Context: an optimization exercise on an open-source flow, tuned for small area, a short achievable clock period and few clock cycles per item. The choices shown serve that exercise and are no tape-out recipe.
Only simulation tests tie the RTL to the original design; equivalence was not proved.
Power and IR drop assume default switching activity.

Floorplan with the power grid:
Scale bar: 50 um. Pins as bars on the die edge. Tap cells in grey.
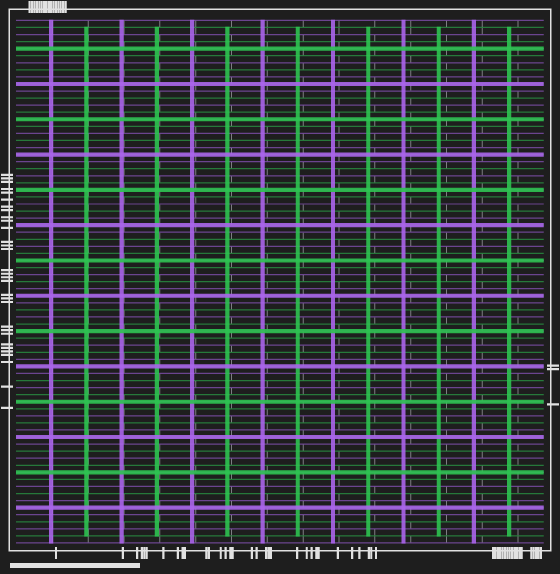
Cells coloured by class:
Scale bar: 50 um.
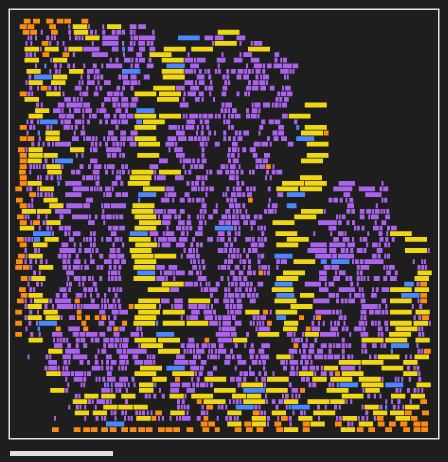
Clock wires, drivers and flops:
Scale bar: 50 um.
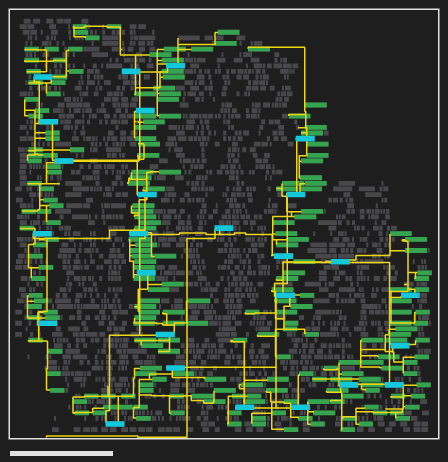
Metal layers overlaid:
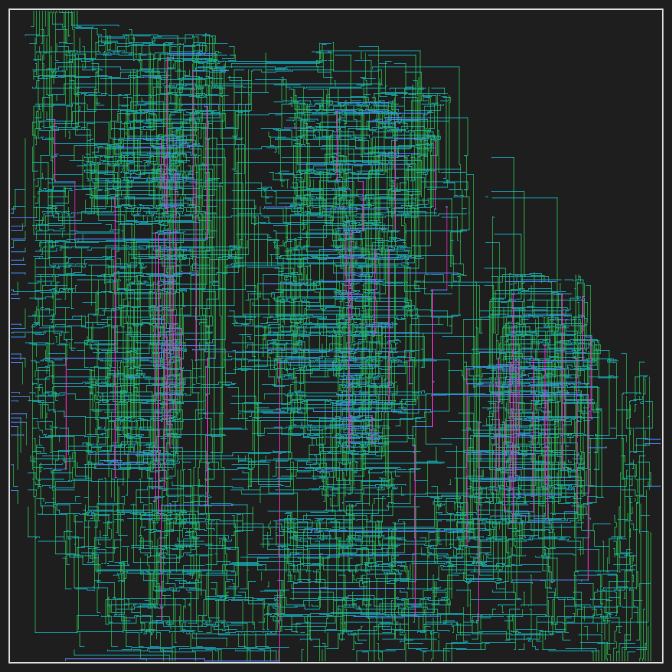
Worst path highlighted:
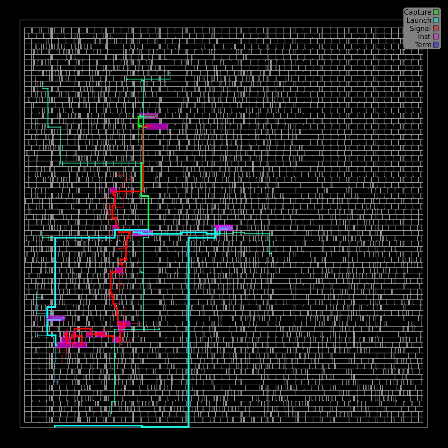
==> design.v <==
`timescale 1ns / 1ps
module float_adder_ff(
    input clk_i,
    input rst_i,
    input start_i,
    output busy_o,
    input [31:0] in_a,
    input [31:0] in_b,
    output reg [31:0] out_sum
);
localparam WAIT_FOR_INPUT = 2'b00;
localparam SHIFT_OPERANDS = 2'b01;
localparam CALCULATE_FSUM = 2'b10;
localparam NORMALIZE_FSUM = 2'b11;
logic [24:0] mantissa_a, mantissa_b;
logic [7:0] exponent_a, exponent_b;
logic sign_a, sign_b;
reg result_sign;
reg [7:0] result_exponent, normalized_exponent;
reg [22:0] result_mantissa;
logic [1:0] state;
assign busy_o = (state > 0);
logic [7:0] exponent_ab_diff, exponent_ba_diff;
logic [24:0] shifted_mantissa_a, shifted_mantissa_b;
logic [24:0] shifted_mantissa_a_reg, shifted_mantissa_b_reg;
assign exponent_ab_diff = exponent_a - exponent_b;
assign exponent_ba_diff = exponent_b - exponent_a;
assign shifted_mantissa_a = mantissa_a >> exponent_ba_diff;
assign shifted_mantissa_b = mantissa_b >> exponent_ab_diff;
logic [24:0] mantissa_sum;
logic normalized;
logic [7:0] normalization_current, normalization_diff, normalization_current_dec;
logic [7:0] result_exponent_inc, result_exponent_dec;
logic [24:0] left_shifted_mantissa_sum, right_shifted_mantissa_sum;
assign result_exponent_inc = result_exponent + 1;
assign right_shifted_mantissa_sum = mantissa_sum >> 1;
assign normalization_current_dec = normalization_current - 1;
assign normalization_diff = 23 - normalization_current;
assign left_shifted_mantissa_sum = mantissa_sum << normalization_diff;
assign result_exponent_dec = result_exponent - normalization_diff;
always_ff @(posedge clk_i) begin
    if (rst_i) begin
        state <= WAIT_FOR_INPUT;
        sign_a <= 1'b0;
        sign_b <= 1'b0;
        exponent_a <= 8'b00000000;
        exponent_b <= 8'b00000000;
        mantissa_a <= 23'b00000000000000000000000;
        mantissa_b <= 23'b00000000000000000000000;
        out_sum <= 32'h00000000;
        normalized <= 1'b0;
        normalization_current <= 8'd22;
    end else begin
        case (state)
            WAIT_FOR_INPUT:  
                if (start_i) begin
                    state <= SHIFT_OPERANDS;
                    normalized <= 1'b0;
                    normalization_current <= 8'd22;
                    sign_a <= in_a[31];
                    sign_b <= in_b[31];
                    exponent_a <= in_a[30:23];
                    exponent_b <= in_b[30:23];
                    mantissa_a <= {2'b01, in_a[22:0]};
                    mantissa_b <= {2'b01, in_b[22:0]};
                end
            SHIFT_OPERANDS:  
                begin
                    state <= CALCULATE_FSUM;
                    if (exponent_a >= exponent_b) begin
                        shifted_mantissa_a_reg <= mantissa_a;
                        shifted_mantissa_b_reg <= shifted_mantissa_b;
                        result_exponent <= exponent_a;
                    end else begin
                        shifted_mantissa_a_reg <= shifted_mantissa_a;
                        shifted_mantissa_b_reg <= mantissa_b;
                        result_exponent <= exponent_b;
                    end
                end
            CALCULATE_FSUM:  
                begin
                    state <= NORMALIZE_FSUM;
                    if (sign_a == sign_b) begin
                        mantissa_sum <= shifted_mantissa_a_reg + shifted_mantissa_b_reg;
                        result_sign <= sign_a;
                    end else begin
                        if (shifted_mantissa_a_reg >= shifted_mantissa_b_reg) begin
                            mantissa_sum <= shifted_mantissa_a_reg - shifted_mantissa_b_reg;
                            result_sign <= sign_a;
                        end else begin
                            mantissa_sum <= shifted_mantissa_b_reg - shifted_mantissa_a_reg;
                            result_sign <= sign_b;
                        end
                    end
                end
            NORMALIZE_FSUM:  
                begin
                    if (normalized) begin
                        state <= WAIT_FOR_INPUT;
                        out_sum <= {result_sign, normalized_exponent, result_mantissa};
                    end else begin
                        if (mantissa_sum[24] == 1) begin  
                            result_mantissa <= right_shifted_mantissa_sum[22:0];
                            normalized_exponent <= result_exponent_inc;
                            normalized <= 1'b1;
                        end else if (mantissa_sum[23] == 1) begin  
                            result_mantissa <= mantissa_sum[22:0];
                            normalized_exponent <= result_exponent;
                            normalized <= 1'b1;
                        end else if (mantissa_sum[normalization_current] == 1) begin  
                            result_mantissa <= left_shifted_mantissa_sum[22:0];
                            normalized_exponent <= result_exponent_dec;
                            normalized <= 1'b1;
                        end else if (normalization_current == 0) begin  
                            result_mantissa <= mantissa_sum[22:0];
                            normalized_exponent <= result_exponent;
                            normalized <= 1'b1;
                        end else begin  
                            normalization_current <= normalization_current_dec;
                        end
                    end
                end
        endcase
    end
end
endmodule
==> run.sh <==
#!/bin/bash
# synth_recipe.tcl (not shown) runs the flow's synth.tcl, then flattens the netlist and writes it again
# the make line also repeats each setting of config.mk as NAME=value (left out here)
make -C /OpenROAD-flow-scripts/flow DESIGN_CONFIG=/design/flow/config.mk WORK_HOME=/design/flow/orfs CLKGATE_MAP_FILE= SYNTH_SCRIPT=/design/flow/synth_recipe.tcl finish
==> config.mk <==
export PLATFORM = sky130hd
export DESIGN_NAME = float_adder_ff
export DESIGN_NICKNAME = float_adder_ff
export VERILOG_FILES = /design/flow/design.v
export SDC_FILE = /design/flow/constraint.sdc
export NUM_CORES = 4
export LEC_CHECK = 0
export CAP_MARGIN = 20
export CORE_MARGIN = 2
export CORE_UTILIZATION = 40
export SLEW_MARGIN = 20
==> constraint.sdc <==
create_clock -name core_clock -period 8.0 [get_ports {clk_i}]
set_input_delay 1.6000 -clock core_clock [delete_from_list [all_inputs] [get_ports {clk_i}]]
set_output_delay 1.6000 -clock core_clock [all_outputs]
set_load 0.01 [all_outputs]
==> notes.md <==
- DRT Pass-1 Iters: 5
- Cts repair resizes: 0
- Startpoint types: register
- Io pins: 100
- CP Capture Point: shifted_mantissa_a_reg[15]$_DFFE_PP_
- M2 GR Usage: 36.6%
- Sw Share: 45.3%
- Most frequent cells in the layout: nand2_1, a21oi_1, inv_1, edfxtp_1, o21ai_0
- Largest stage delay, worst path: 650 ps
- Int Power: 3.41 mW
- Count of non-CTS buffers in the layout: 128
- Fraction of area in multi-input gates: 53.7%
- Post-Synth XOR/XNOR Area: 3.00%
- WHS Path Cells: 2
- DIE AREA: 43300 um2
- Final ANT Viol Nets: 0
- RR Startpoint: exponent_a[0]$_SDFFE_PP0P_
- Hold Crit Start: out_sum[3]$_SDFFE_PP0P_
- Hold path endpoint: out_sum[3]$_SDFFE_PP0P_
- Synth Register Bits: 221
- Met3 Usage GRT: 1.98%
- Worst path depth: 14
- Worst-path clk slew: 60 ps
- Rows: 74
- Syn-to-layout area delta: 13.0%
- Syn avg cell area: 8.42 um2
- Worst hold slack: 451 ps
- Crit path max-delay family: compound AO/OA/AOI/OAI gates
- Synth Cell Area: 16600 um2
- Uppermost layer routed: met4
- Sequential Power Share: 26.4%
- Worst-Skew Late Latency: 550 ps
- Status: timing/DRC/antenna clean
- Final cycle utilization of the critical path: 48.0%
- Total chip power: 6.23 mW
- Adder-cell area share of the yosys netlist: 8.61%
- Final setup fails: 0
- Clock Power Share: 18.9%
- Pwr top: combinational cells
- Slew Viols, Final: 0
- Syn nets: 2155
- Synth top cells by count: nand2_1, a21oi_1, inv_1
- Crit end category: register
- Crit path top cell by count: inv_1
- GP Congestion: 0.974
- NonClk Buf Share: 6.41%
- Reg2reg end: shifted_mantissa_a_reg[15]$_DFFE_PP_
- Placed insts: 2498
- Comb. pwr: 3.41 mW
- Logic inverters: 116
- Worst r2r path cells: 14
- Tightest Hold Check Type: register to register
- Fin. Hold Viols: 0
- Global-route wire length before repair: 76100 um
- Worst path cell trace: inv_1 > ha_1 > inv_1 > fa_1 > a21o_1 > a21oi_1 > o21bai_1 > a21oi_2 > nor2b_2 > o22a_1 > buf_4 > nor3_2 > nand4_1 > o221ai_1
- Vias in the first global route: 14000
- Yosys cell types: 91
- Clock buf/inv share: 4.54%
- P_seq: 1.64 mW
- FMAX: 260 MHz
- Area of the core: 40900 um2
- Layout cells sized above 1: 7.40%
- Crit path from: exponent_a[0]$_SDFFE_PP0P_
- Num CTS Buffers: 26
- Max-cap violations: 0
- CP Class: register to register
- Clock buffers: 36
- Post-Layout Inst Area: 18800 um2
- CTS tree: built
- CTS HTree Levels: 1
- Largest family of logic cells by synthesized area: compound AO/OA/AOI/OAI gates
- Combinational power share: 54.7%
- Largest Register: out_sum
- DP Worst Slack: 4250 ps
- Tap cells: 532
- Crit Path Max Fanout: 29
- Mux contribution to synthesized area: 9.19%
- Measured slew at the worst slew-check pin: 1010 ps
- Arrival time worst endpoint: 4170 ps
- Seq Cell Count: 221
- Sequential cell area: 5560 um2
- Vias per Instance: 5.74
- N_diodes: 0
- Clock group: 1.18 mW
- Sw power: 2.82 mW
- Fin Clk Skew: 21.2 ps
- R2R Setup Slk: 4160 ps
- Root Driver: clkbuf_16
- Most common cell after layout, fill and taps aside: nand2_1
- Buffers on Ports: 99
- Fillers: 4064
- Pin count of the biggest net entering global routing: 67
- LEAKAGE: 7.22 nW
- Quantity of hold-fixing buffers added after cts: 0
- Compound-Gate Fraction of Synth Area: 22.6%
Testbench counts, summed over its fixed seeds: cycles 144,246, ops 24,000.
-- 'floorplan with the power grid' (at the start) --
legend:
  purple:
    net: VSS
  green:
    net: VDD
tap cells: 532
signal pins: 100
met5 straps: 14
met1 rails: 75
Die X-Extent: 208 um
Vert. Die Dim: 208 um

-- 'cells coloured by class' (at the start) --
legend:
  yellow:
    class: flops
    cells: 221
    share_of_their_area: 31%
  blue:
    class: clock drivers and dummy loads
    cells: 48
    share_of_their_area: 4.7%
  purple:
    class: combinational and other logic
    cells: 1617
    share_of_their_area: 58%
  orange:
    class: other buffers and delay cells
    cells: 128
    share_of_their_area: 6.6%

-- 'clock wires, drivers and flops' (at the start) --
legend:
  green:
    item: flip-flops
    count: 221
  cyan:
    item: clock drivers
    count: 26
  yellow:
    item: clock wires
    length: 3130 um
flops lie: spread over the die

-- 'metal layers overlaid' (at the start) --
legend:
  green:
    layer: metal 2
    wire_length: 23.0 mm
  blue:
    layer: metal 3
    wire_length: 2180 um
  magenta:
    layer: metal 4
    wire_length: 2190 um
  cyan:
    layer: metal 1
    wire_length: 21.0 mm
drt total wl: 48400 um
Tot GR Track Use: 21.5%
WL/cell: 19.0 um
Vias: 14600

-- 'worst path highlighted' (at the start) --
Setup WS post-layout: 4160 ps
final worst path period need: 3840 ps
Finished Layout Cells: 2546
Setup TNS: 0 ps
Final Core Density: 46.0%

[re-timing with driven ports]
The results above use ideal ports. As a check the final layout listed here was re-extracted and re-timed, cells and wires unchanged. Step 1, drivers: a clkbuf_16 drives clk_i and a buf_2 each remaining input, both assumed. Step 2 moves the port delays by t, midway between the first and last clock arrival at a register: inputs arrive t later, outputs are due t later. That takes back most of the time a late clock gives input paths. Slacks: ideal ports / drivers / drivers and shift; pairs: ideal ports / drivers.
shift t [ns]: 0.591
setup slack, ns: 4.161 / 4.161 / 4.161
hold WS [ns]: 0.451 / 0.451 / 0.451
worst slew at a driven data input, ns: 0.05
After both steps this run still meets setup and hold. The setup slack of this run moves by 0.000 ns with the drivers and by 0.000 ns with both steps.
